Source: an optimization exercise on an open RTL-to-GDS flow (aim: small area). Production flows keep margins and buffers that such runs may drop.
RTL that was checked went through simulation tests only; none was proved equivalent to the original.
Some runs may be left out. An edit can pass the tests and still lose a function that they never use.
No functional check of the RTL was part of runs 2 to 5.
Power figures rest on the tool's default switching activity, not on a simulated workload.

===== config.mk =====
export PLATFORM = sky130hd
export DESIGN_NAME = testpc
export DESIGN_NICKNAME = testpc
export VERILOG_FILES = /design/flow/design.v
export SDC_FILE = /design/flow/constraint.sdc
export NUM_CORES = 4
export LEC_CHECK = 0
export CAP_MARGIN = 20
export CORE_MARGIN = 2
export CORE_UTILIZATION = 40
export SLEW_MARGIN = 20

===== constraint.sdc =====
create_clock -name core_clock -period 16.0 [get_ports {clock}]
set_input_delay 3.2000 -clock core_clock [delete_from_list [all_inputs] [get_ports {clock}]]
set_output_delay 3.2000 -clock core_clock [all_outputs]
set_load 0.01 [all_outputs]

===== design.v =====
module testpc(
	clock,   
	reset,   
	pc,   
	instruction,   
	mem_data,   
	mem_addr,   
	mem_wdata,   
	mwrite_enable,
	mread_enable,
	regwrite_enable,   
	write_addr,   
	reg_write_data   
	);
	input clock, reset;
	input [15:0] instruction, mem_data;
	output [15:0] pc, mem_addr, mem_wdata;
	output [15:0] reg_write_data;
	output mwrite_enable, mread_enable, regwrite_enable;
	output [2:0] write_addr;
	reg [15:0] pc, read_data1, read_data2, ext_imm_data, alu_result;
	reg [15:0] reg_write_data;
	reg [15:0] jump_addr, branch_addr;
	reg [15:0] mwrite_addr, mread_addr;
	reg [6:0] imm_data;
	reg [2:0] read_addr1, read_addr2, write_addr;
	reg [1:0] result_sel;
	reg regwrite_enable, func_sel, imm_sel, mwrite_enable;
	reg mread_enable, memtoreg_sel, jump_enable, branch_enable;
	reg [15:0] reg_table[0:7];
	reg [15:0] c, temp;
	reg c1, c2, s1;
	wire [15:0] b1;
	wire [15:0] and_result, not_result;
	assign mem_addr = alu_result;
	assign mem_wdata = read_data2;
	always@(posedge clock or negedge reset)
	begin
		if(reset == 1'b0)
			pc <= 16'b0000000000000000;
		else if(branch_enable == 1'b1)
		begin
			if(alu_result == 0)
				pc <= pc + branch_addr;
			else
				pc <= pc + 16'b0000000000000001;
		end
		else if(jump_enable == 1'b1)
			pc <= 16'b0000000000000000 + jump_addr;
		else
			pc <= pc + 16'b0000000000000001;
	end
	always@(instruction)
	begin
		begin
			if(instruction[15:13] == 3'b001 && instruction[3:0] <= 4'b0010)   
			begin
				if(instruction[3:0] == 4'b0000)   
				begin
					read_addr1 = instruction[12:10]; 
					read_addr2 = instruction[9:7];  
					write_addr = instruction[6:4];  
					imm_data = 7'b0000000;
					mwrite_addr = 16'b0000000000000000;
					mread_addr = 16'b0000000000000000;
					jump_addr = 16'b0000000000000000;
					branch_addr = 16'b0000000000000000;
					regwrite_enable = 1'b1;
					func_sel = 1'b0;
					result_sel = 2'b00;
					imm_sel = 1'b0;
					mwrite_enable = 1'b0;
					mread_enable = 1'b0;
					memtoreg_sel = 1'b0;
					jump_enable = 1'b0;
					branch_enable = 1'b0;
				end
				else if(instruction[3:0] == 4'b0001)   
				begin
					read_addr1 = instruction[12:10];  
					read_addr2 = instruction[9:7];  
					write_addr = instruction[6:4];  
					imm_data = 7'b0000000;
					mwrite_addr = 16'b0000000000000000;
					mread_addr = 16'b0000000000000000;
					jump_addr = 16'b0000000000000000;
					branch_addr = 16'b0000000000000000;
					regwrite_enable = 1'b1;
					func_sel = 1'b0;
					result_sel = 2'b10;
					imm_sel = 1'b0;
					mwrite_enable = 1'b0;
					mread_enable = 1'b0;
					memtoreg_sel = 1'b0;
					jump_enable = 1'b0;
					branch_enable =	1'b0;		
				end
				else   
				begin
					read_addr1 = instruction[12:10];  
					read_addr2 = instruction[9:7];  
					write_addr = instruction[6:4];  
					imm_data = 7'b0000000;
					mwrite_addr = 16'b0000000000000000;
					mread_addr = 16'b0000000000000000;
					jump_addr = 16'b0000000000000000;
					branch_addr = 16'b0000000000000000;
					regwrite_enable = 1'b1;
					func_sel = 1'b0;
					result_sel = 2'b11;
					imm_sel = 1'b0;
					mwrite_enable = 1'b0;
					mread_enable = 1'b0;
					memtoreg_sel = 1'b0;
					jump_enable = 1'b0;
					branch_enable =	1'b0;		
				end
			end
			else if(instruction[15:13] == 3'b011)   
			begin
				read_addr1 = instruction[12:10];  
				read_addr2 = 3'b000; 
				write_addr = instruction[9:7];  
				imm_data = instruction[6:0];  
				mwrite_addr = 16'b0000000000000000;
				mread_addr = 16'b0000000000000000;
				jump_addr = 16'b0000000000000000;
				branch_addr = 16'b0000000000000000;
				regwrite_enable = 1'b1;
				func_sel = 1'b0;
				result_sel = 2'b00;
				imm_sel = 1'b1;
				mwrite_enable = 1'b0;
				mread_enable = 1'b0;
				memtoreg_sel = 1'b0;
				jump_enable = 1'b0;
				branch_enable =	1'b0;	
			end
			else if(instruction[15:13] == 3'b100)   
			begin
				read_addr1 = instruction[12:10]; 
				read_addr2 = 3'b000;  
				write_addr = instruction[9:7]; 
				imm_data = instruction[6:0];  
				mwrite_addr = 16'b0000000000000000;
				mread_addr = instruction[12:10];
				jump_addr = 16'b0000000000000000;
				branch_addr = 16'b0000000000000000;
				regwrite_enable = 1'b1;
				func_sel = 1'b0;
				result_sel = 2'b00;
				imm_sel = 1'b1;
				mwrite_enable = 1'b0;
				mread_enable = 1'b1;
				memtoreg_sel = 1'b1;
				jump_enable = 1'b0;
				branch_enable =	1'b0;	
			end
			else if(instruction[15:13] == 3'b101)   
			begin
				read_addr1 = instruction[12:10]; 
				read_addr2 = instruction[9:7];
				write_addr = 3'b000;
				imm_data = instruction[6:0]; 
				mwrite_addr = instruction[9:7]; 
				mread_addr = 16'b0000000000000000;
				jump_addr = 16'b0000000000000000;
				branch_addr = 16'b0000000000000000;
				regwrite_enable = 1'b0;
				func_sel = 1'b0;
				result_sel = 2'b00;
				imm_sel = 1'b1;
				mwrite_enable = 1'b1;
				mread_enable = 1'b0;
				memtoreg_sel = 1'b0;
				jump_enable = 1'b0;
				branch_enable =	1'b0;	
			end
			else if(instruction[15:13] == 3'b110)   
			begin
				read_addr1 = instruction[12:10]; 
				read_addr2 = instruction[9:7]; 
				write_addr = 3'b000;
				imm_data = instruction[6:0]; 
				mwrite_addr = 16'b0000000000000000;
				mread_addr = 16'b0000000000000000;
				jump_addr = 16'b0000000000000000;
				branch_addr = instruction[6:0];
				regwrite_enable = 1'b0;
				func_sel = 1'b1;
				result_sel = 2'b00;
				imm_sel = 1'b0;
				mwrite_enable = 1'b0;
				mread_enable = 1'b0;
				memtoreg_sel = 1'b0;
				jump_enable = 1'b0;
				branch_enable =	1'b1;	
			end
			else if(instruction[15:13] == 3'b111)   
			begin
				read_addr1 = 3'b000;
				read_addr2 = 3'b000; 
				write_addr = 3'b000;
				imm_data = 7'b0000000;
				mwrite_addr = 16'b0000000000000000;
				mread_addr = 16'b0000000000000000;
				jump_addr = instruction[12:0];   
				branch_addr = 16'b0000000000000000;
				regwrite_enable = 1'b0;
				func_sel = 1'b0;
				result_sel = 2'b00;
				imm_sel = 1'b0;
				mwrite_enable = 1'b0;
				mread_enable = 1'b0;
				memtoreg_sel = 1'b0;
				jump_enable = 1'b1;
				branch_enable = 1'b0;	
			end
			else   
			begin
				read_addr1 = 3'b000;
				read_addr2 = 3'b000;
				write_addr = 3'b000;
				imm_data = 7'b0000000;
				mwrite_addr = 16'b0000000000000000;
				mread_addr = 16'b0000000000000000;
				jump_addr = 16'b0000000000000000;
				branch_addr = 16'b0000000000000000;
				regwrite_enable = 1'b0;
				func_sel = 1'b0;
				result_sel = 2'b00;
				imm_sel = 1'b0;
				mwrite_enable = 1'b0;
				mread_enable = 1'b0;
				memtoreg_sel = 1'b0;
				jump_enable = 1'b0;
				branch_enable =	1'b0;	
			end
		end
	end
	always@(alu_result, mem_data, memtoreg_sel)
	begin
		if(memtoreg_sel == 1'b1)
			reg_write_data = mem_data;
		else
			reg_write_data = alu_result;
	end
	always@(posedge clock or negedge reset)
	begin
		if(reset == 1'b0)   
		begin
			reg_table[0] <= 16'b0000000000000000;
			reg_table[1] <= 16'b0000000000000000;
			reg_table[2] <= 16'b0000000000000000;
			reg_table[3] <= 16'b0000000000000000;
			reg_table[4] <= 16'b0000000000000000;
			reg_table[5] <= 16'b0000000000000000;
			reg_table[6] <= 16'b0000000000000000;
			reg_table[7] <= 16'b0000000000000000;
		end
		else if(regwrite_enable == 1'b1)
			reg_table[write_addr] <= reg_write_data;
	end
	always@(*)
	begin
		read_data1 = reg_table[read_addr1];
		read_data2 = reg_table[read_addr2];
	end
	reg [15:0] mux_data;
	reg [15:0] adder_result;	
	always@(imm_data)
	begin
		if(imm_data[6] == 1'b1)
			ext_imm_data = 16'b1111111110000000 + imm_data;
		else
			ext_imm_data = 16'b0000000000000000 + imm_data;
	end
	always@(read_data2, ext_imm_data, imm_sel)
	begin
		if(imm_sel == 1'b0)
			mux_data = read_data2;
		else
			mux_data = ext_imm_data;
	end
	always@(mux_data, b1, func_sel)
	case(func_sel)
		1'b0 : temp = mux_data;
		1'b1 : temp = ~mux_data + 1;
	endcase
	assign b1 = temp;
	always@(*)
	begin
	adder_result[0] = read_data1[0] ^ b1[0];
	c[0] = read_data1[0] & b1[0];	
	s1 = b1[1] ^ c[0];
	c1 = b1[1] & c[0];
	adder_result[1] = read_data1[1] ^ s1;
	c2 = read_data1[1] & s1;
	c[1] = c1 | c2;
	s1 = b1[2] ^ c[1];
	c1 = b1[2] & c[1];
	adder_result[2] = read_data1[2] ^ s1;
	c2 = read_data1[2] & s1;
	c[2] = c1 | c2;	
	s1 = b1[3] ^ c[2];
	c1 = b1[3] & c[2];
	adder_result[3] = read_data1[3] ^ s1;
	c2 = read_data1[3] & s1;
	c[3] = c1 | c2;
	s1 = b1[4] ^ c[3];
	c1 = b1[4] & c[3];
	adder_result[4] = read_data1[4] ^ s1;
	c2 = read_data1[4] & s1;
	c[4] = c1 | c2;
	s1 = b1[5] ^ c[4];
	c1 = b1[5] & c[4];
	adder_result[5] = read_data1[5] ^ s1;
	c2 = read_data1[5] & s1;
	c[5] = c1 | c2;
	s1 = b1[6] ^ c[5];
	c1 = b1[6] & c[5];
	adder_result[6] = read_data1[6] ^ s1;
	c2 = read_data1[6] & s1;
	c[6] = c1 | c2;
	s1 = b1[7] ^ c[6];
	c1 = b1[7] & c[6];
	adder_result[7] = read_data1[7] ^ s1;
	c2 = read_data1[7] & s1;
	c[7] = c1 | c2;
	s1 = b1[8] ^ c[7];
	c1 = b1[8] & c[7];
	adder_result[8] = read_data1[8] ^ s1;
	c2 = read_data1[8] & s1;
	c[8] = c1 | c2;
	s1 = b1[9] ^ c[8];
	c1 = b1[9] & c[8];
	adder_result[9] = read_data1[9] ^ s1;
	c2 = read_data1[9] & s1;
	c[9] = c1 | c2;
	s1 = b1[10] ^ c[9];
	c1 = b1[10] & c[9];
	adder_result[10] = read_data1[10] ^ s1;
	c2 = read_data1[10] & s1;
	c[10] = c1 | c2;
	s1 = b1[11] ^ c[10];
	c1 = b1[11] & c[10];
	adder_result[11] = read_data1[11] ^ s1;
	c2 = read_data1[11] & s1;
	c[11] = c1 | c2;
	s1 = b1[12] ^ c[11];
	c1 = b1[12] & c[11];
	adder_result[12] = read_data1[12] ^ s1;
	c2 = read_data1[12] & s1;
	c[12] = c1 | c2;
	s1 = b1[13] ^ c[12];
	c1 = b1[13] & c[12];
	adder_result[13] = read_data1[13] ^ s1;
	c2 = read_data1[13] & s1;
	c[13] = c1 | c2;
	s1 = b1[14] ^ c[13];
	c1 = b1[14] & c[13];
	adder_result[14] = read_data1[14] ^ s1;
	c2 = read_data1[14] & s1;
	c[14] = c1 | c2;
	s1 = b1[15] ^ c[14];
	c1 = b1[15] & c[14];
	adder_result[15] = read_data1[15] ^ s1;
	c2 = read_data1[15] & s1;
	c[15] = c1 | c2;
	end
	assign and_result = read_data1 & mux_data;
	assign not_result = ~read_data1 + mux_data;
	always@(adder_result, and_result, not_result, result_sel)
	case(result_sel)
		2'b00 : alu_result = adder_result;
		2'b01 : 
		begin
			if(adder_result >= 0)
				alu_result = 8'b00000000;
			else
				alu_result = 8'b00000001;
		end
		2'b10 : alu_result = and_result;
		2'b11 : alu_result = not_result;
	endcase
endmodule

===== run.sh =====
#!/bin/bash
# synth_recipe.tcl (not shown) runs the flow's synth.tcl, then flattens the netlist and writes it again
# the make line also repeats each setting of config.mk as NAME=value (left out here)
make -C /OpenROAD-flow-scripts/flow DESIGN_CONFIG=/design/flow/config.mk WORK_HOME=/design/flow/orfs CLKGATE_MAP_FILE= SYNTH_SCRIPT=/design/flow/synth_recipe.tcl finish

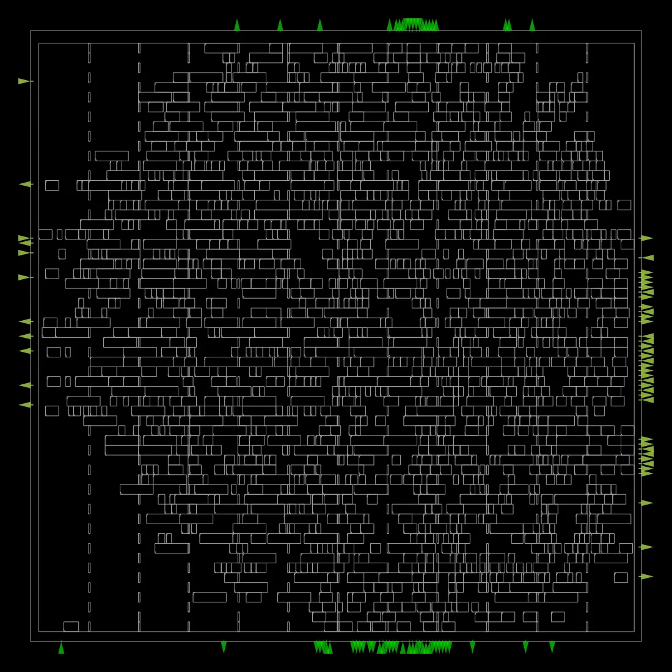
run_1/placement.png
fraction of area in registers: 0.269
number of core rows: 60
Final Non-Filler Cells: 1769

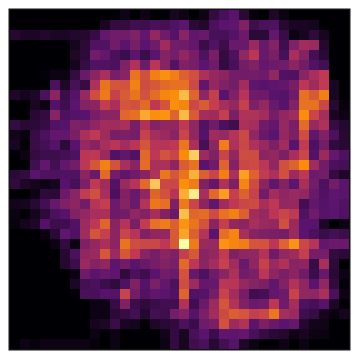
run_1/metal_density.png
(2 px per um) The die is cut into 34 by 34 equal tiles; black is low, pale yellow is high, scaled to the fullest tile. Values are wire area over tile area, all layers added.
densest ninth of the die = centre
mean over tiles = 0.22
nearly empty tiles = 16%
tiles over half the peak = 18%
emptiest ninth of the die = lower left
fullest tile = 0.77

==> impl_metrics.xml, run 1 <==
<?xml version="1.0" encoding="UTF-8"?>
<metrics>
  <group name="pwr">
    <metric name="post-layout-total-power" unit="mW">2.64</metric>
    <metric name="clkPwrFrac" unit="">0.149</metric>
    <metric name="seq_power_share" unit="">0.249</metric>
    <metric name="power_clock" unit="uW">392</metric>
    <metric name="p_switching" unit="mW">1.18</metric>
    <metric name="power_density" unit="nW/um2">197</metric>
  </group>
  <group name="clock_network">
    <metric name="cts.reportedPaths.clkPinSlew" unit="ps">60</metric>
    <metric name="number_of_h_tree_levels" unit="">4</metric>
    <metric name="cts_tree" unit="">yes</metric>
    <metric name="ctsRootBufferMaster" unit="">clkbuf_16</metric>
    <metric name="clock_latency" unit="ps">430</metric>
    <metric name="cts_sinks" unit="">144</metric>
  </group>
  <group name="layout">
    <metric name="finish.instance_area" unit="um2">13400</metric>
    <metric name="seq_area" unit="um2">3600</metric>
    <metric name="biggestRegsByFlops" unit="">reg_table (128), pc (16)</metric>
    <metric name="fraction_of_cell_area_in_non_clock_buffers" unit="">0.125</metric>
    <metric name="largest_register_ffs" unit="">128</metric>
    <metric name="largest_register_by_flop_count" unit="">reg_table</metric>
    <metric name="n_antenna_cell" unit="">0</metric>
    <metric name="final-clk-cell-share" unit="">0.0422</metric>
    <metric name="num-nets-final" unit="">1505</metric>
    <metric name="nonclk_buf_count" unit="">188</metric>
  </group>
  <group name="sta">
    <metric name="setup-violations-final" unit="">0</metric>
    <metric name="remaining_max_slew_budget_at_the_tightest_pin" unit="">0.365</metric>
    <metric name="final_period_minus_worst_setup_slack" unit="ps">15690</metric>
  </group>
  <group name="synthesis">
    <metric name="synth_simple_gate_area_frac" unit="">0.175</metric>
    <metric name="synthTopCellsByCount" unit="">dfrtp_1, nand2_1, nor2_1</metric>
    <metric name="netlist_instances" unit="">1287</metric>
    <metric name="synth-edff-count" unit="">0</metric>
    <metric name="netlist_top_cells_area" unit="">dfrtp_1, mux2_2, o21ai_0, nand2_1, ha_1</metric>
    <metric name="number_of_warnings_reported_in_the_yosys_synthesis_log" unit="">2</metric>
    <metric name="synth_xor_xnor_area_share" unit="">0.0288</metric>
  </group>
  <group name="route">
    <metric name="met2_wirelength" unit="um">18000</metric>
    <metric name="detailroute.wirelength.met3" unit="um">2880</metric>
  </group>
  <group name="outcome">
    <metric name="outcome" unit="">timing/DRC/antenna clean</metric>
  </group>
  <group name="global_route">
    <metric name="first_global_vias" unit="">10200</metric>
    <metric name="initial_antenna_violation_count" unit="">0</metric>
  </group>
  <group name="worst_setup_path">
    <metric name="critPathRequiredTime" unit="ps">12800</metric>
    <metric name="crit_slowest_cell" unit="">or4b_4</metric>
    <metric name="rr_endpoint" unit="">pc[9]</metric>
    <metric name="timing.critical_path.depth" unit="">31</metric>
  </group>
  <group name="placement">
    <metric name="dp.final_hpwl" unit="um">29000</metric>
  </group>
  <group name="min_path">
    <metric name="worst_hold_path.endpoint" unit="">reg_table[5][4]</metric>
    <metric name="timing.hold.worst.class" unit="">reg2reg</metric>
  </group>
  <group name="floorplanning">
    <metric name="die_w" unit="um">169</metric>
  </group>
</metrics>
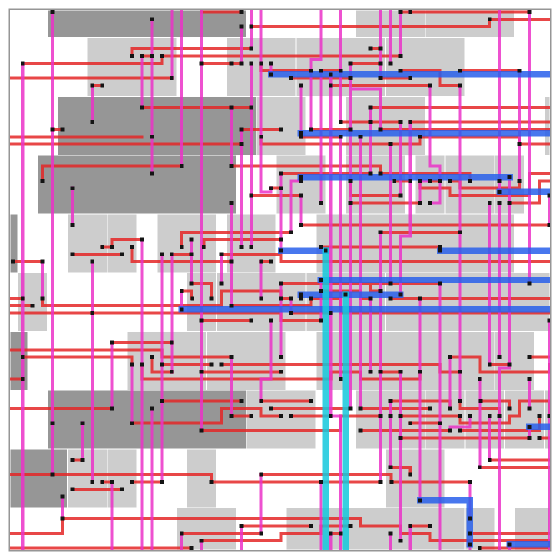
run_1/detail.png
Window x 30 to 55, y 115 to 140 um. Cells in grey, sequential cells in the stronger grey; small squares are vias.
metal 1 -> red
metal 4 -> cyan
metal 3 -> blue
metal 2 -> magenta
most frequent = mux2i_1 (5)
cells with their middle in the window = 40
sequential cells in the window = 3
netlist names of flops here include = `reg_table` (3)

run_1/layer_met3.png
(3 px per um)
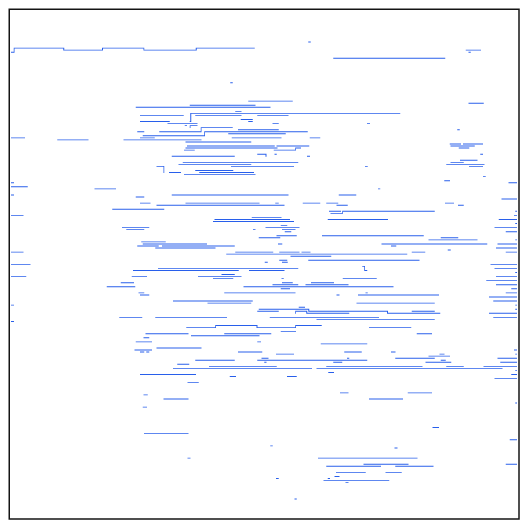

==> inputs of run 2 (changes only) <==
==> design.v (replaced) <==
module testpc(
	clock,   
	reset,   
	pc,   
	instruction,   
	mem_data,   
	mem_addr,   
	mem_wdata,   
	mwrite_enable,
	mread_enable,
	regwrite_enable,   
	write_addr,   
	reg_write_data   
	);
	input clock, reset;
	input [15:0] instruction, mem_data;
	output [15:0] pc, mem_addr, mem_wdata;
	output [15:0] reg_write_data;
	output mwrite_enable, mread_enable, regwrite_enable;
	output [2:0] write_addr;
	reg [15:0] pc;
	wire [2:0] op = instruction[15:13];
	wire [2:0] rs = instruction[12:10];
	wire [2:0] rt = instruction[9:7];
	wire [2:0] rd = instruction[6:4];
	wire [3:0] fn = instruction[3:0];
	wire [6:0] imm = instruction[6:0];
	wire is_r    = (op == 3'b001);
	wire r_ok    = is_r & ~fn[3] & ~fn[2] & ~(fn[1] & fn[0]);
	wire is_addi = (op == 3'b011);
	wire is_ld   = (op == 3'b100);
	wire is_st   = (op == 3'b101);
	wire is_beq  = (op == 3'b110);
	wire is_jmp  = (op == 3'b111);
	assign regwrite_enable = r_ok | is_addi | is_ld;
	assign mread_enable = is_ld;
	assign mwrite_enable = is_st;
	assign write_addr = (op[2] | op[1]) ? rt : rd;
	reg [15:0] rf [0:7];
	reg [15:0] ra, rb;
	integer k;
	always @(*) begin
		ra = 16'b0;
		rb = 16'b0;
		for (k = 0; k < 8; k = k + 1) begin
			ra = ra | (rf[k] & {16{rs == k && valid[k]}});
			rb = rb | (rf[k] & {16{rt == k && valid[k]}});
		end
	end
	wire imm_sel = op[2] ^ op[1];                
	wire inv = is_beq | (is_r & fn[1]);          
	wire sel_and = ~op[2] & ~op[1] & fn[0];      
	wire s_imm = imm_sel;
	wire s_rb = ~imm_sel & ~sel_and;
	wire [15:0] opb = ({16{s_imm}} & {{9{imm[6]}}, imm}) | ({16{s_rb}} & rb);
	wire [15:0] opa = (ra & (rb | {16{~sel_and}})) ^ {16{inv}};
	wire [15:0] sum;
	wire [16:0] cy;
	assign cy[0] = 1'b0;
	genvar g;
	generate
		for (g = 0; g < 16; g = g + 1) begin : alu_add
			assign sum[g] = opa[g] ^ opb[g] ^ cy[g];
			assign cy[g+1] = (opa[g] & opb[g]) | (cy[g] & (opa[g] ^ opb[g]));
		end
	endgenerate
	wire eq = &sum;
	assign mem_addr = sum;
	assign mem_wdata = rb;
	assign reg_write_data = is_ld ? mem_data : sum;
	reg [7:0] valid;
	always @(posedge clock) begin
		if (regwrite_enable)
			rf[write_addr] <= reg_write_data;
	end
	always @(posedge clock or negedge reset) begin
		if (reset == 1'b0)
			valid <= 8'b0;
		else if (regwrite_enable)
			valid[write_addr] <= 1'b1;
	end
	wire taken = is_beq & eq;
	wire [6:0] pinc = taken ? imm : 7'd1;
	wire [15:0] pc_add;
	wire [16:0] pcy;
	assign pcy[0] = 1'b0;
	generate
		for (g = 0; g < 16; g = g + 1) begin : pc_add_bit
			if (g < 7) begin : fa
				assign pc_add[g] = pc[g] ^ pinc[g] ^ pcy[g];
				assign pcy[g+1] = (pc[g] & pinc[g]) | (pcy[g] & (pc[g] ^ pinc[g]));
			end else begin : ha
				assign pc_add[g] = pc[g] ^ pcy[g];
				assign pcy[g+1] = pc[g] & pcy[g];
			end
		end
	endgenerate
	always @(posedge clock or negedge reset) begin
		if (reset == 1'b0)
			pc <= 16'b0;
		else if (is_jmp)
			pc <= {3'b0, instruction[12:0]};
		else
			pc <= pc_add;
	end
endmodule
--- a/config.mk
+++ b/config.mk
@@ -9,3 +9,3 @@
 export CORE_MARGIN = 2
-export CORE_UTILIZATION = 40
+export CORE_UTILIZATION = 70
 export SLEW_MARGIN = 20
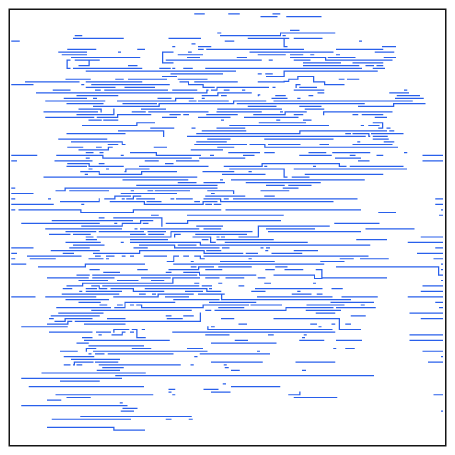
run_2/layer_met3.png
(4 px per um)
longest straight run = 64.4 um
nets with wire on the layer = 271
share of all routed wire = 17%

==> impl_metrics.xml, run 2 <==
<?xml version="1.0" encoding="UTF-8"?>
<metrics>
  <group name="outcome">
    <metric name="outcome" unit="">timing/DRC/antenna clean</metric>
  </group>
  <group name="floorplanning">
    <metric name="die_w" unit="um">109</metric>
  </group>
  <group name="pwr">
    <metric name="seq_power_share" unit="">0.365</metric>
    <metric name="power_density" unit="nW/um2">150</metric>
    <metric name="p_switching" unit="uW">491</metric>
    <metric name="power_clock" unit="uW">401</metric>
    <metric name="clkPwrFrac" unit="">0.274</metric>
  </group>
  <group name="global_route">
    <metric name="first_global_vias" unit="">7244</metric>
    <metric name="initial_antenna_violation_count" unit="">0</metric>
  </group>
  <group name="min_path">
    <metric name="timing.hold.worst.class" unit="">reg2reg</metric>
    <metric name="worst_hold_path.endpoint" unit="">valid[4]</metric>
  </group>
  <group name="layout">
    <metric name="fraction_of_cell_area_in_non_clock_buffers" unit="">0.154</metric>
    <metric name="fraction_of_area_in_registers" unit="">0.454</metric>
    <metric name="num-nets-final" unit="">810</metric>
    <metric name="largest_register_by_flop_count" unit="">rf</metric>
    <metric name="finish.cell_count_without_fillers" unit="">894</metric>
    <metric name="nonclk_buf_count" unit="">165</metric>
    <metric name="biggestRegsByFlops" unit="">rf (128), pc (16), valid (8)</metric>
    <metric name="largest_register_ffs" unit="">128</metric>
    <metric name="seq_area" unit="um2">4440</metric>
    <metric name="final-clk-cell-share" unit="">0.0594</metric>
  </group>
  <group name="sta">
    <metric name="final_period_minus_worst_setup_slack" unit="ps">15550</metric>
    <metric name="max_freq" unit="MHz">64.3</metric>
    <metric name="setup-violations-final" unit="">0</metric>
  </group>
  <group name="synthesis">
    <metric name="synth-edff-count" unit="">128</metric>
    <metric name="synth_xor_xnor_area_share" unit="">0.0236</metric>
    <metric name="netlist_top_cells_area" unit="">edfxtp_1, dfrtp_1, a22oi_1, fa_1, a222oi_1</metric>
    <metric name="synthTopCellsByCount" unit="">edfxtp_1, a22oi_1, nand2_1</metric>
    <metric name="number_of_warnings_reported_in_the_yosys_synthesis_log" unit="">1</metric>
    <metric name="synth_simple_gate_area_frac" unit="">0.105</metric>
    <metric name="netlist_instances" unit="">601</metric>
  </group>
  <group name="worst_setup_path">
    <metric name="timing.critical_path.depth" unit="">44</metric>
    <metric name="critPathRequiredTime" unit="ps">16490</metric>
    <metric name="rr_endpoint" unit="">pc[15]</metric>
  </group>
  <group name="route">
    <metric name="met2_wirelength" unit="um">12400</metric>
    <metric name="detailroute.wirelength.met3" unit="um">4810</metric>
  </group>
  <group name="clock_network">
    <metric name="cts.reportedPaths.clkPinSlew" unit="ps">60</metric>
    <metric name="number_of_h_tree_levels" unit="">4</metric>
    <metric name="cts_sinks" unit="">152</metric>
    <metric name="ctsRootBufferMaster" unit="">clkbuf_8</metric>
    <metric name="clock_latency" unit="ps">570</metric>
  </group>
  <group name="placement">
    <metric name="dp.final_hpwl" unit="um">16200</metric>
  </group>
</metrics>
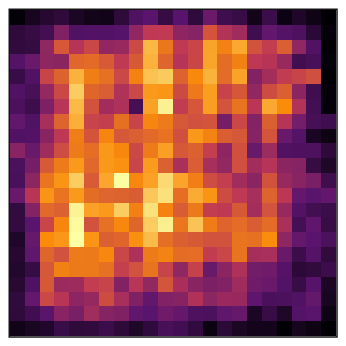
run_2/metal_density.png
(3 px per um) The die is cut into 22 by 22 equal tiles; black is low, pale yellow is high, scaled to the fullest tile. Values are wire area over tile area, all layers added.
fullest tile = 1.0
densest ninth of the die = centre
nearly empty tiles = 2.1%

run_2/io_fan.png
(3 px per um)
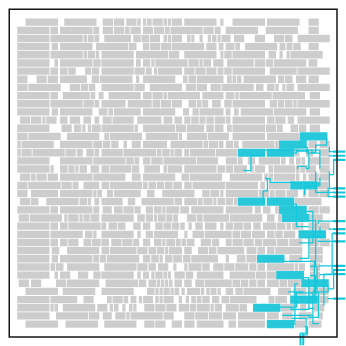

==> inputs of run 3 (changes only) <==
==> flow/run.sh (new file) <==
#!/bin/bash
set -uo pipefail
bash standard.sh \
  BUFFER_PORTS_ARGS="-buffer_cell sky130_fd_sc_hd__buf_1" \
  CTS_ARGS="-sink_clustering_enable -repair_clock_nets -dont_use_dummy_load" \
  finish > standard.log 2>&1
==> standard.sh (new file) <==
#!/bin/bash
# synth_recipe.tcl (not shown) runs the flow's synth.tcl, then flattens the netlist and writes it again
# the make line also repeats each setting of config.mk as NAME=value (left out here)
make -C /OpenROAD-flow-scripts/flow DESIGN_CONFIG=/design/flow/config.mk WORK_HOME=/design/flow/orfs CLKGATE_MAP_FILE= SYNTH_SCRIPT=/design/flow/synth_recipe.tcl "${@:-finish}"
removed: run.sh
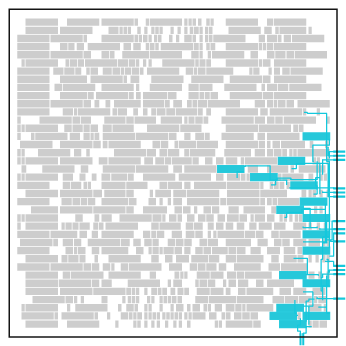
run_3/io_fan.png
(3 px per um)
`pc` -> cyan  # direction output, end cells 16, buffers 16, wire 419 um

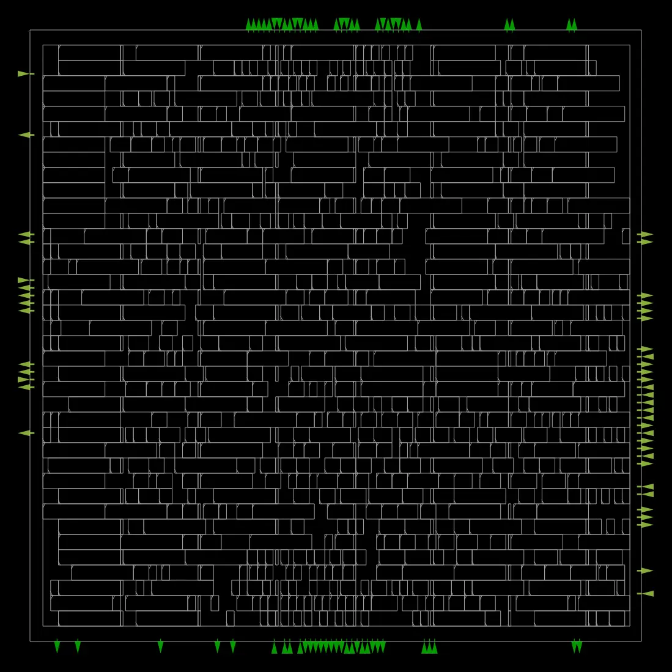
run_3/placement.png
Final Non-Filler Cells: 866
fraction of area in registers: 0.502

==> impl_metrics.xml, run 3 <==
<?xml version="1.0" encoding="UTF-8"?>
<metrics>
  <group name="outcome">
    <metric name="outcome" unit="">timing/DRC/antenna clean</metric>
  </group>
  <group name="synthesis">
    <metric name="synth_top_family_by_area" unit="">compound AO/OA/AOI/OAI gates</metric>
    <metric name="synth-edff-count" unit="">128</metric>
    <metric name="yosys.cell_types.count" unit="">50</metric>
    <metric name="synth_top_cell_by_area" unit="">edfxtp_1</metric>
    <metric name="netlist_top_cells_area" unit="">edfxtp_1, dfrtp_1, a22oi_1, fa_1, a222oi_1</metric>
    <metric name="netlist_instances" unit="">601</metric>
    <metric name="synth_xor_xnor_area_share" unit="">0.0236</metric>
    <metric name="muxShareOfSynthArea" unit="">0.0163</metric>
    <metric name="yosysMostFrequentCell" unit="">edfxtp_1</metric>
    <metric name="number_of_warnings_reported_in_the_yosys_synthesis_log" unit="">1</metric>
    <metric name="synth_simple_gate_area_frac" unit="">0.105</metric>
    <metric name="synthTopCellsByCount" unit="">edfxtp_1, a22oi_1, nand2_1</metric>
  </group>
  <group name="min_path">
    <metric name="worst_hold_path.endpoint" unit="">valid[5]</metric>
    <metric name="holdCritStartpoint" unit="">valid[5]</metric>
    <metric name="timing.hold.worst.class" unit="">reg2reg</metric>
  </group>
  <group name="layout">
    <metric name="fraction_of_cell_area_in_non_clock_buffers" unit="">0.0853</metric>
    <metric name="final-clk-cell-share" unit="">0.0467</metric>
    <metric name="nonclk_buf_count" unit="">152</metric>
    <metric name="biggestRegsByFlops" unit="">rf (128), pc (16), valid (8)</metric>
    <metric name="seq_area" unit="um2">4440</metric>
    <metric name="filler_cell_count" unit="">602</metric>
    <metric name="n_antenna_cell" unit="">0</metric>
    <metric name="comb.multi_input.count" unit="">373</metric>
    <metric name="multi_input_area_share" unit="">0.333</metric>
    <metric name="final_core_utilization" unit="">0.821</metric>
    <metric name="num-nets-final" unit="">797</metric>
    <metric name="non_clock_inverter_count" unit="">32</metric>
    <metric name="largest_register_ffs" unit="">128</metric>
    <metric name="largest_register_by_flop_count" unit="">rf</metric>
    <metric name="drive_gt1_frac" unit="">0.131</metric>
    <metric name="area_dominant_class" unit="">registers</metric>
    <metric name="layout-area-overhead-vs-synth" unit="%">15.3</metric>
    <metric name="finish.instance_area" unit="um2">8860</metric>
  </group>
  <group name="worst_setup_path">
    <metric name="critPathRequiredTime" unit="ps">16470</metric>
    <metric name="timing.critical_path.depth" unit="">44</metric>
    <metric name="crit_slowest_cell" unit="">fa_1</metric>
    <metric name="total_buffers_and_inverters_traversed_by_the_critical_path" unit="">4</metric>
    <metric name="critPathLaunch" unit="">instruction[12]</metric>
    <metric name="r2r_slack" unit="ps">2900</metric>
    <metric name="critPathMaxFanout" unit="">8</metric>
    <metric name="critical_path_arrival" unit="ps">16020</metric>
    <metric name="timing.critical_path.to_type" unit="">flip-flop</metric>
    <metric name="critical_register_to_register_path_startpoint" unit="">valid[4]</metric>
    <metric name="rr_endpoint" unit="">pc[15]</metric>
  </group>
  <group name="route">
    <metric name="top_layer_used" unit="">met4</metric>
    <metric name="drt_iter0_markers" unit="">1589</metric>
    <metric name="detailroute.wirelength.met3" unit="um">3810</metric>
    <metric name="totalWireLength" unit="um">24500</metric>
    <metric name="met2_wirelength" unit="um">11100</metric>
    <metric name="route.antenna.remaining_nets" unit="">0</metric>
    <metric name="dr.pass1.iters" unit="">7</metric>
  </group>
  <group name="floorplanning">
    <metric name="well_tap_count" unit="">140</metric>
    <metric name="row_count" unit="">38</metric>
    <metric name="die_w" unit="um">109</metric>
    <metric name="floorplan.io_pins" unit="">104</metric>
  </group>
  <group name="placement">
    <metric name="dp.final_hpwl" unit="um">15600</metric>
    <metric name="io_buffers" unit="">103</metric>
    <metric name="finalWeightedCongestion" unit="">0.996</metric>
  </group>
  <group name="pwr">
    <metric name="power_clock" unit="uW">309</metric>
    <metric name="power_density" unit="nW/um2">141</metric>
    <metric name="post-layout-total-power" unit="mW">1.25</metric>
    <metric name="clkPwrFrac" unit="">0.248</metric>
    <metric name="pg_seq" unit="uW">536</metric>
    <metric name="seq_power_share" unit="">0.430</metric>
    <metric name="p_int" unit="uW">827</metric>
    <metric name="p_switching" unit="uW">420</metric>
  </group>
  <group name="sta">
    <metric name="final.setup_skew" unit="ps">21.1</metric>
    <metric name="setup-violations-final" unit="">0</metric>
    <metric name="max_freq" unit="MHz">64.3</metric>
    <metric name="remaining_max_slew_budget_at_the_tightest_pin" unit="">0.364</metric>
    <metric name="hold_ws" unit="ps">501</metric>
    <metric name="final_period_minus_worst_setup_slack" unit="ps">15550</metric>
    <metric name="fin_crit_sh" unit="">0.972</metric>
  </group>
  <group name="clock_network">
    <metric name="ctsRootBufferMaster" unit="">clkbuf_8</metric>
    <metric name="cts_sinks" unit="">152</metric>
    <metric name="cts.reportedPaths.clkPinSlew" unit="ps">50</metric>
    <metric name="clock_latency" unit="ps">550</metric>
    <metric name="cts_tree" unit="">yes</metric>
    <metric name="cts.hold.buffers_added" unit="">0</metric>
    <metric name="clock_path_buffers" unit="">2</metric>
    <metric name="number_of_h_tree_levels" unit="">4</metric>
  </group>
  <group name="global_route">
    <metric name="all_layer_global_routing_usage" unit="">0.430</metric>
    <metric name="initial_antenna_violation_count" unit="">0</metric>
    <metric name="first_global_vias" unit="">6625</metric>
    <metric name="grt_first_pass_wirelength" unit="um">36000</metric>
  </group>
</metrics>
run_3/metal_density.png
(3 px per um) The die is cut into 22 by 22 equal tiles; black is low, pale yellow is high, scaled to the fullest tile. Values are wire area over tile area, all layers added.
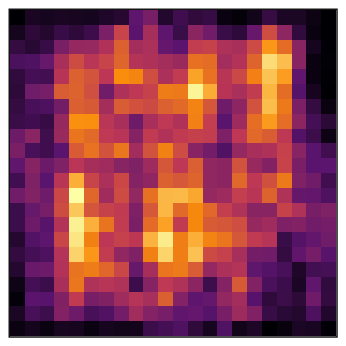

==> run 4: a larger rewrite; changed files in full <==
==> design.v <==
module tp_ao22 (a, b, c, d, y);
	input a, b, c, d;
	output y;
	assign y = (a & b) | (c & d);
endmodule
module tp_aoi222 (a, b, c, d, e, f, y);
	input a, b, c, d, e, f;
	output y;
	assign y = ~((a & b) | (c & d) | (e & f));
endmodule
module tp_aoi22 (a, b, c, d, y);
	input a, b, c, d;
	output y;
	assign y = ~((a & b) | (c & d));
endmodule
module tp_rport (sel, r0, r1, r2, r3, r4, r5, r6, r7, q);
	input [7:0] sel;
	input [15:0] r0, r1, r2, r3, r4, r5, r6, r7;
	output [15:0] q;
	genvar i;
	generate
		for (i = 0; i < 16; i = i + 1) begin : b
			wire n0, n1, n2;
			tp_aoi222 u0 (.a(sel[0]), .b(r0[i]), .c(sel[1]), .d(r1[i]), .e(sel[2]), .f(r2[i]), .y(n0));
			tp_aoi222 u1 (.a(sel[3]), .b(r3[i]), .c(sel[4]), .d(r4[i]), .e(sel[5]), .f(r5[i]), .y(n1));
			tp_aoi22  u2 (.a(sel[6]), .b(r6[i]), .c(sel[7]), .d(r7[i]), .y(n2));
			assign q[i] = ~(n0 & n1 & n2);
		end
	endgenerate
endmodule
module testpc(
	clock,   
	reset,   
	pc,   
	instruction,   
	mem_data,   
	mem_addr,   
	mem_wdata,   
	mwrite_enable,
	mread_enable,
	regwrite_enable,   
	write_addr,   
	reg_write_data   
	);
	input clock, reset;
	input [15:0] instruction, mem_data;
	output [15:0] pc, mem_addr, mem_wdata;
	output [15:0] reg_write_data;
	output mwrite_enable, mread_enable, regwrite_enable;
	output [2:0] write_addr;
	reg [15:0] pc;
	wire [2:0] op = instruction[15:13];
	wire [2:0] rs = instruction[12:10];
	wire [2:0] rt = instruction[9:7];
	wire [2:0] rd = instruction[6:4];
	wire [3:0] fn = instruction[3:0];
	wire [6:0] imm = instruction[6:0];
	wire is_r    = (op == 3'b001);
	wire r_ok    = is_r & ~fn[3] & ~fn[2] & ~(fn[1] & fn[0]);
	wire is_addi = (op == 3'b011);
	wire is_ld   = (op == 3'b100);
	wire is_st   = (op == 3'b101);
	wire is_beq  = (op == 3'b110);
	wire is_jmp  = (op == 3'b111);
	assign regwrite_enable = r_ok | is_addi | is_ld;
	assign mread_enable = is_ld;
	assign mwrite_enable = is_st;
	assign write_addr = (op[2] | op[1]) ? rt : rd;
	reg [15:0] rf0, rf1, rf2, rf3, rf4, rf5, rf6, rf7;
	reg [7:0] valid;
	wire [7:0] we, hold, sel_a, sel_b;
	wire [15:0] ra, rb;
	genvar r, i;
	generate
		for (r = 0; r < 8; r = r + 1) begin : dec
			assign we[r] = regwrite_enable & (write_addr == r);
			assign hold[r] = ~we[r];
			assign sel_a[r] = valid[r] & (rs == r);
			assign sel_b[r] = valid[r] & (rt == r);
		end
	endgenerate
	tp_rport port_a (.sel(sel_a), .r0(rf0), .r1(rf1), .r2(rf2), .r3(rf3),
		.r4(rf4), .r5(rf5), .r6(rf6), .r7(rf7), .q(ra));
	tp_rport port_b (.sel(sel_b), .r0(rf0), .r1(rf1), .r2(rf2), .r3(rf3),
		.r4(rf4), .r5(rf5), .r6(rf6), .r7(rf7), .q(rb));
	wire imm_sel = op[2] ^ op[1];                
	wire inv = ~op[2] & ~op[1] & fn[1];          
	wire sel_and = ~op[2] & ~op[1] & fn[0];      
	wire s_imm = imm_sel;
	wire s_rb = ~imm_sel & ~sel_and;
	wire [15:0] immx = {{9{imm[6]}}, imm};
	wire [15:0] opa, opb, sum;
	wire [16:0] cy;
	assign cy[0] = 1'b0;
	generate
		for (i = 0; i < 16; i = i + 1) begin : alu
			tp_ao22 u_opb (.a(s_imm), .b(immx[i]), .c(s_rb), .d(rb[i]), .y(opb[i]));
			assign opa[i] = (ra[i] & (rb[i] | ~sel_and)) ^ inv;
			assign sum[i] = opa[i] ^ opb[i] ^ cy[i];
			assign cy[i+1] = (opa[i] & opb[i]) | (cy[i] & (opa[i] ^ opb[i]));
		end
	endgenerate
	wire eq = (ra == rb);
	wire not_ld = ~is_ld;
	assign mem_addr = sum;
	assign mem_wdata = rb;
	generate
		for (i = 0; i < 16; i = i + 1) begin : wb
			tp_ao22 u_wd (.a(is_ld), .b(mem_data[i]), .c(not_ld), .d(sum[i]), .y(reg_write_data[i]));
		end
	endgenerate
	wire [15:0] n0, n1, n2, n3, n4, n5, n6, n7;
	generate
		for (i = 0; i < 16; i = i + 1) begin : wr
			tp_ao22 w0 (.a(we[0]), .b(reg_write_data[i]), .c(hold[0]), .d(rf0[i]), .y(n0[i]));
			tp_ao22 w1 (.a(we[1]), .b(reg_write_data[i]), .c(hold[1]), .d(rf1[i]), .y(n1[i]));
			tp_ao22 w2 (.a(we[2]), .b(reg_write_data[i]), .c(hold[2]), .d(rf2[i]), .y(n2[i]));
			tp_ao22 w3 (.a(we[3]), .b(reg_write_data[i]), .c(hold[3]), .d(rf3[i]), .y(n3[i]));
			tp_ao22 w4 (.a(we[4]), .b(reg_write_data[i]), .c(hold[4]), .d(rf4[i]), .y(n4[i]));
			tp_ao22 w5 (.a(we[5]), .b(reg_write_data[i]), .c(hold[5]), .d(rf5[i]), .y(n5[i]));
			tp_ao22 w6 (.a(we[6]), .b(reg_write_data[i]), .c(hold[6]), .d(rf6[i]), .y(n6[i]));
			tp_ao22 w7 (.a(we[7]), .b(reg_write_data[i]), .c(hold[7]), .d(rf7[i]), .y(n7[i]));
		end
	endgenerate
	always @(posedge clock) begin
		rf0 <= n0; rf1 <= n1; rf2 <= n2; rf3 <= n3;
		rf4 <= n4; rf5 <= n5; rf6 <= n6; rf7 <= n7;
	end
	always @(posedge clock or negedge reset) begin
		if (reset == 1'b0)
			valid <= 8'b0;
		else
			valid <= valid | we;
	end
	wire taken = is_beq & eq;
	wire [6:0] pinc = taken ? imm : 7'd1;
	wire [15:0] pc_add;
	wire [16:0] pcy;
	assign pcy[0] = 1'b0;
	generate
		for (i = 0; i < 16; i = i + 1) begin : pc_add_bit
			if (i < 7) begin : fa
				assign pc_add[i] = pc[i] ^ pinc[i] ^ pcy[i];
				assign pcy[i+1] = (pc[i] & pinc[i]) | (pcy[i] & (pc[i] ^ pinc[i]));
			end else begin : ha
				assign pc_add[i] = pc[i] ^ pcy[i];
				assign pcy[i+1] = pc[i] & pcy[i];
			end
		end
	endgenerate
	always @(posedge clock or negedge reset) begin
		if (reset == 1'b0)
			pc <= 16'b0;
		else if (is_jmp)
			pc <= {3'b0, instruction[12:0]};
		else
			pc <= pc_add;
	end
endmodule
==> flow/run.sh <==
#!/bin/bash
set -uo pipefail
bash standard.sh \
  BUFFER_PORTS_ARGS="-buffer_cell sky130_fd_sc_hd__buf_1" \
  CTS_ARGS="-sink_clustering_enable -repair_clock_nets -dont_use_dummy_load -buf_list sky130_fd_sc_hd__clkbuf_4 -root_buf sky130_fd_sc_hd__clkbuf_4" \
  RECOVER_POWER=100 \
  finish > standard.log 2>&1
==> config.mk <==
export PLATFORM = sky130hd
export DESIGN_NAME = testpc
export DESIGN_NICKNAME = testpc
export VERILOG_FILES = /design/flow/design.v
export SDC_FILE = /design/flow/constraint.sdc
export NUM_CORES = 4
export LEC_CHECK = 0
export CAP_MARGIN = 20
export CORE_MARGIN = 2
export CORE_UTILIZATION = 70
export SLEW_MARGIN = 20
export SYNTH_HIERARCHICAL = 1
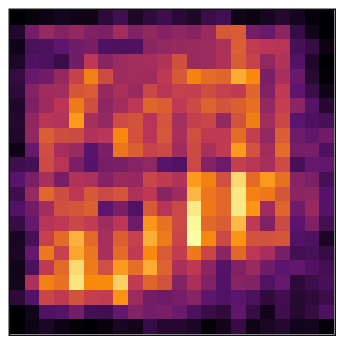
run_4/metal_density.png
(3 px per um) The die is cut into 22 by 22 equal tiles; black is low, pale yellow is high, scaled to the fullest tile. Values are wire area over tile area, all layers added.
fullest tile = 1.1
tiles over half the peak = 35%
emptiest ninth of the die = lower right
nearly empty tiles = 2.5%
mean over tiles = 0.42
densest ninth of the die = centre

==> impl_metrics.xml, run 4 <==
<?xml version="1.0" encoding="UTF-8"?>
<metrics>
  <group name="outcome">
    <metric name="outcome" unit="">timing/DRC/antenna clean</metric>
  </group>
  <group name="clock_network">
    <metric name="cts_sinks" unit="">152</metric>
    <metric name="cts_tree" unit="">yes</metric>
    <metric name="clock_latency" unit="ps">560</metric>
    <metric name="cts.reportedPaths.clkPinSlew" unit="ps">90</metric>
    <metric name="number_of_h_tree_levels" unit="">4</metric>
    <metric name="cts.hold.buffers_added" unit="">0</metric>
  </group>
  <group name="layout">
    <metric name="fraction_of_cell_area_in_non_clock_buffers" unit="">0.0637</metric>
    <metric name="drive_gt1_frac" unit="">0.113</metric>
    <metric name="multi_input_area_share" unit="">0.507</metric>
    <metric name="area_dominant_class" unit="">multi-input combinational cells</metric>
    <metric name="final_core_utilization" unit="">0.788</metric>
    <metric name="nonclk_buf_count" unit="">124</metric>
    <metric name="n_antenna_cell" unit="">0</metric>
    <metric name="filler_cell_count" unit="">725</metric>
    <metric name="final-clk-cell-share" unit="">0.0151</metric>
    <metric name="num-nets-final" unit="">875</metric>
    <metric name="non_clock_inverter_count" unit="">42</metric>
    <metric name="finish.instance_area" unit="um2">8430</metric>
  </group>
  <group name="synthesis">
    <metric name="number_of_warnings_reported_in_the_yosys_synthesis_log" unit="">7</metric>
    <metric name="synth_simple_gate_area_frac" unit="">0.0841</metric>
    <metric name="synth-edff-count" unit="">0</metric>
    <metric name="synth_xor_xnor_area_share" unit="">0.0404</metric>
    <metric name="yosys.cell_types.count" unit="">39</metric>
    <metric name="synthTopCellsByCount" unit="">a22o_1, dfxtp_1, a222oi_1</metric>
    <metric name="muxShareOfSynthArea" unit="">0.0178</metric>
  </group>
  <group name="global_route">
    <metric name="all_layer_global_routing_usage" unit="">0.457</metric>
    <metric name="first_global_vias" unit="">7335</metric>
    <metric name="initial_antenna_violation_count" unit="">0</metric>
  </group>
  <group name="route">
    <metric name="met2_wirelength" unit="um">11400</metric>
    <metric name="detailroute.wirelength.met3" unit="um">3830</metric>
    <metric name="top_layer_used" unit="">met4</metric>
    <metric name="dr.pass1.iters" unit="">9</metric>
    <metric name="totalWireLength" unit="um">26800</metric>
    <metric name="route.antenna.remaining_nets" unit="">0</metric>
  </group>
  <group name="pwr">
    <metric name="p_switching" unit="uW">699</metric>
    <metric name="p_int" unit="uW">904</metric>
    <metric name="clkPwrFrac" unit="">0.103</metric>
    <metric name="post-layout-total-power" unit="mW">1.60</metric>
    <metric name="power_clock" unit="uW">166</metric>
    <metric name="seq_power_share" unit="">0.446</metric>
    <metric name="power_density" unit="nW/um2">190</metric>
  </group>
  <group name="sta">
    <metric name="final.setup_skew" unit="ps">28.3</metric>
    <metric name="remaining_max_slew_budget_at_the_tightest_pin" unit="">0.115</metric>
    <metric name="fin_crit_sh" unit="">0.947</metric>
    <metric name="setup-violations-final" unit="">0</metric>
    <metric name="hold_ws" unit="ps">486</metric>
    <metric name="final_period_minus_worst_setup_slack" unit="ps">15150</metric>
  </group>
  <group name="min_path">
    <metric name="worst_hold_path.endpoint" unit="">valid[0]</metric>
    <metric name="timing.hold.worst.class" unit="">reg2reg</metric>
  </group>
  <group name="floorplanning">
    <metric name="row_count" unit="">38</metric>
    <metric name="die_w" unit="um">108</metric>
  </group>
  <group name="worst_setup_path">
    <metric name="rr_endpoint" unit="">rf3[15]</metric>
    <metric name="timing.critical_path.depth" unit="">29</metric>
    <metric name="critical_register_to_register_path_startpoint" unit="">valid[0]</metric>
    <metric name="crit_slowest_cell" unit="">fa_1</metric>
    <metric name="r2r_slack" unit="ps">7220</metric>
    <metric name="critPathLaunch" unit="">instruction[9]</metric>
    <metric name="total_buffers_and_inverters_traversed_by_the_critical_path" unit="">4</metric>
  </group>
  <group name="placement">
    <metric name="finalWeightedCongestion" unit="">0.940</metric>
    <metric name="dp.final_hpwl" unit="um">17100</metric>
    <metric name="io_buffers" unit="">103</metric>
  </group>
</metrics>
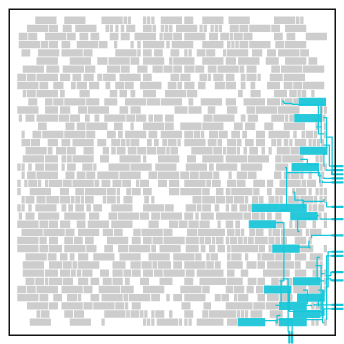
run_4/io_fan.png
(3 px per um)
`pc` -> cyan  # direction output, end cells 16, buffers 16, wire 395 um

run_4/detail.png
Window x 15 to 40, y 69 to 94 um. Cells in grey, sequential cells in the stronger grey; small squares are vias.
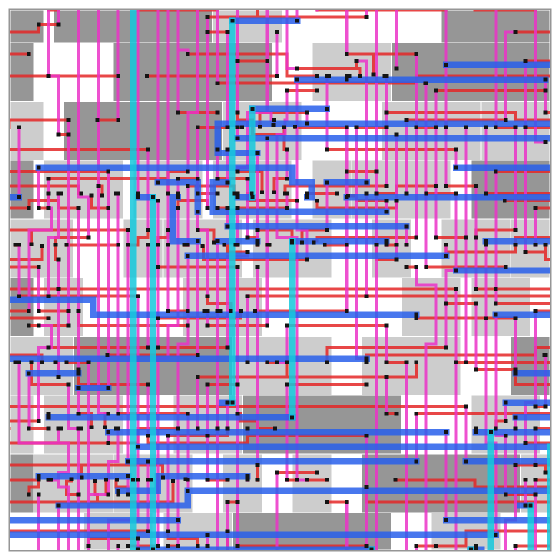

==> inputs of run 5 (changes only) <==
--- a/config.mk
+++ b/config.mk
@@ -7,6 +7,6 @@
 export LEC_CHECK = 0
-export CAP_MARGIN = 20
+export CAP_MARGIN = 0
 export CORE_MARGIN = 2
-export CORE_UTILIZATION = 70
-export SLEW_MARGIN = 20
+export CORE_UTILIZATION = 45
+export SLEW_MARGIN = 0
 export SYNTH_HIERARCHICAL = 1
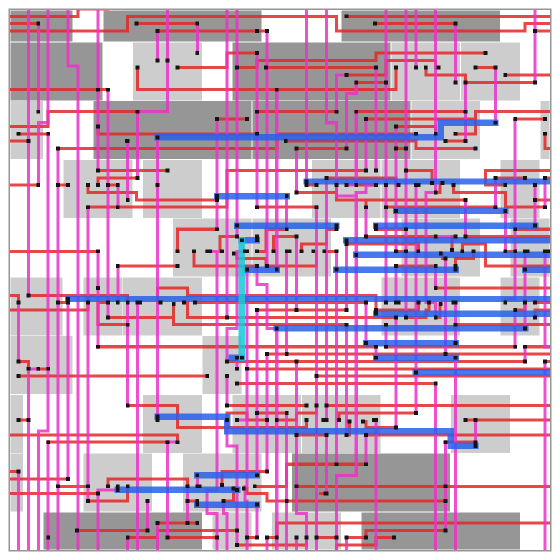
run_5/detail.png
Window x 21 to 46, y 88 to 113 um. Cells in grey, sequential cells in the stronger grey; small squares are vias.
metal 4 -> cyan
metal 3 -> blue
metal 1 -> red
metal 2 -> magenta
sequential cells in the window = 9
most frequent = dfxtp_1 (9), a222oi_1 (8), a22o_1 (8)
cells with their middle in the window = 36
netlist names of flops here include = `rf3` (3), `rf4` (3), `rf5` (2)

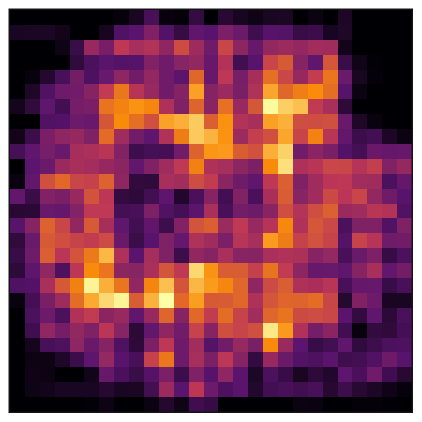
run_5/metal_density.png
(3 px per um) The die is cut into 27 by 27 equal tiles; black is low, pale yellow is high, scaled to the fullest tile. Values are wire area over tile area, all layers added.
nearly empty tiles = 11%
tiles over half the peak = 24%
mean over tiles = 0.27
fullest tile = 0.80

==> impl_metrics.xml, run 5 <==
<?xml version="1.0" encoding="UTF-8"?>
<metrics>
  <group name="outcome">
    <metric name="outcome" unit="">timing/DRC/antenna clean</metric>
  </group>
  <group name="layout">
    <metric name="area_dominant_class" unit="">multi-input combinational cells</metric>
    <metric name="num-nets-final" unit="">882</metric>
    <metric name="filler_cell_count" unit="">1546</metric>
    <metric name="finish.cell_count_without_fillers" unit="">1035</metric>
    <metric name="non_clock_inverter_count" unit="">42</metric>
    <metric name="drive_gt1_frac" unit="">0.108</metric>
    <metric name="final-clk-cell-share" unit="">0.0149</metric>
    <metric name="multi_input_area_share" unit="">0.495</metric>
    <metric name="fraction_of_cell_area_in_non_clock_buffers" unit="">0.0686</metric>
    <metric name="n_antenna_cell" unit="">0</metric>
    <metric name="finish.instance_area" unit="um2">8540</metric>
    <metric name="layout-area-overhead-vs-synth" unit="%">12.5</metric>
    <metric name="fraction_of_area_in_registers" unit="">0.370</metric>
    <metric name="comb.multi_input.count" unit="">473</metric>
    <metric name="nonclk_buf_count" unit="">131</metric>
  </group>
  <group name="floorplanning">
    <metric name="floorplan.io_pins" unit="">104</metric>
    <metric name="row_count" unit="">47</metric>
    <metric name="well_tap_count" unit="">220</metric>
    <metric name="die_w" unit="um">134</metric>
  </group>
  <group name="sta">
    <metric name="hold_ws" unit="ps">508</metric>
    <metric name="remaining_max_slew_budget_at_the_tightest_pin" unit="">0.0489</metric>
    <metric name="final_period_minus_worst_setup_slack" unit="ps">15260</metric>
    <metric name="setup-violations-final" unit="">0</metric>
    <metric name="fin_crit_sh" unit="">0.954</metric>
  </group>
  <group name="route">
    <metric name="dr.pass1.iters" unit="">9</metric>
    <metric name="detailroute.wirelength.met3" unit="um">2720</metric>
    <metric name="met2_wirelength" unit="um">12900</metric>
    <metric name="route.antenna.remaining_nets" unit="">0</metric>
    <metric name="top_layer_used" unit="">met4</metric>
  </group>
  <group name="clock_network">
    <metric name="cts.reportedPaths.clkPinSlew" unit="ps">120</metric>
    <metric name="cts.hold.buffers_added" unit="">0</metric>
    <metric name="ctsRootBufferMaster" unit="">clkbuf_4</metric>
    <metric name="number_of_h_tree_levels" unit="">4</metric>
    <metric name="cts_sinks" unit="">152</metric>
    <metric name="cts_tree" unit="">yes</metric>
    <metric name="clock_path_buffers" unit="">2</metric>
  </group>
  <group name="synthesis">
    <metric name="synth_xor_xnor_area_share" unit="">0.0404</metric>
    <metric name="synth_top_cell_by_area" unit="">dfxtp_1</metric>
    <metric name="yosys.cell_types.count" unit="">39</metric>
    <metric name="netlist_instances" unit="">674</metric>
    <metric name="synth-edff-count" unit="">0</metric>
    <metric name="synth_simple_gate_area_frac" unit="">0.0841</metric>
    <metric name="netlist_top_cells_area" unit="">dfxtp_1, a22o_1, a222oi_1, dfrtp_1, a22oi_2</metric>
    <metric name="synthTopCellsByCount" unit="">a22o_1, dfxtp_1, a222oi_1</metric>
  </group>
  <group name="placement">
    <metric name="finalWeightedCongestion" unit="">0.956</metric>
    <metric name="io_buffers" unit="">103</metric>
    <metric name="dp.final_hpwl" unit="um">18500</metric>
  </group>
  <group name="worst_setup_path">
    <metric name="timing.critical_path.depth" unit="">26</metric>
    <metric name="critical_path_arrival" unit="ps">12060</metric>
    <metric name="r2r_slack" unit="ps">7140</metric>
    <metric name="total_buffers_and_inverters_traversed_by_the_critical_path" unit="">3</metric>
    <metric name="crit_slowest_cell" unit="">clkbuf_1</metric>
    <metric name="critPathRequiredTime" unit="ps">12800</metric>
    <metric name="rr_endpoint" unit="">rf3[15]</metric>
    <metric name="critPathMaxFanout" unit="">14</metric>
  </group>
  <group name="global_route">
    <metric name="first_global_vias" unit="">7098</metric>
    <metric name="grt_first_pass_wirelength" unit="um">42500</metric>
    <metric name="initial_antenna_violation_count" unit="">0</metric>
  </group>
  <group name="pwr">
    <metric name="power_density" unit="nW/um2">187</metric>
    <metric name="power_clock" unit="uW">167</metric>
    <metric name="post-layout-total-power" unit="mW">1.60</metric>
    <metric name="clkPwrFrac" unit="">0.105</metric>
  </group>
  <group name="min_path">
    <metric name="timing.hold.worst.class" unit="">reg2reg</metric>
    <metric name="holdCritStartpoint" unit="">valid[0]</metric>
  </group>
</metrics>

## separate check: timing with driven ports
The results above use ideal ports. As a check the final layouts listed here were re-extracted and re-timed, cells and wires unchanged.
Step 1 sets driving cells, clkbuf_16 on the clock port and buf_2 on the other inputs (assumed; they add their load-dependent delay and slew).
Step 2 times the ports against the registers' clock, not the clock port: input delays grow and output delays shrink by t, the midpoint of the rising clock arrivals with the driver on.
a / b / c = ideal ports / drivers / drivers and shift; a / b = the first two.
run	t, ns	setup WS [ns]	worst setup path at the end	latest minus earliest clock arrival (ns)	slew at the worst register clock pin (ns)
run 1	0.473	0.311 / 0.287 / 0.287	input to output	0.017 / 0.018	0.08 / 0.08
run 2	0.598	0.449 / 0.432 / -0.134	input to register	0.017 / 0.018	0.08 / 0.08
run 3	0.573	0.448 / 0.447 / -0.126	input to register	0.021 / 0.021	0.07 / 0.07
run 4	0.579	0.852 / 0.829 / 0.829	input to output	0.029 / 0.029	0.12 / 0.12
run 5	0.585	0.738 / 0.712 / 0.712	input to output	0.031 / 0.031	0.12 / 0.12
With both steps, setup timing fails in run 2 and run 3, where it was met with ideal ports. The setup slack of run 2, which loses most, moves by -0.017 ns with the drivers and by -0.583 ns with both steps.
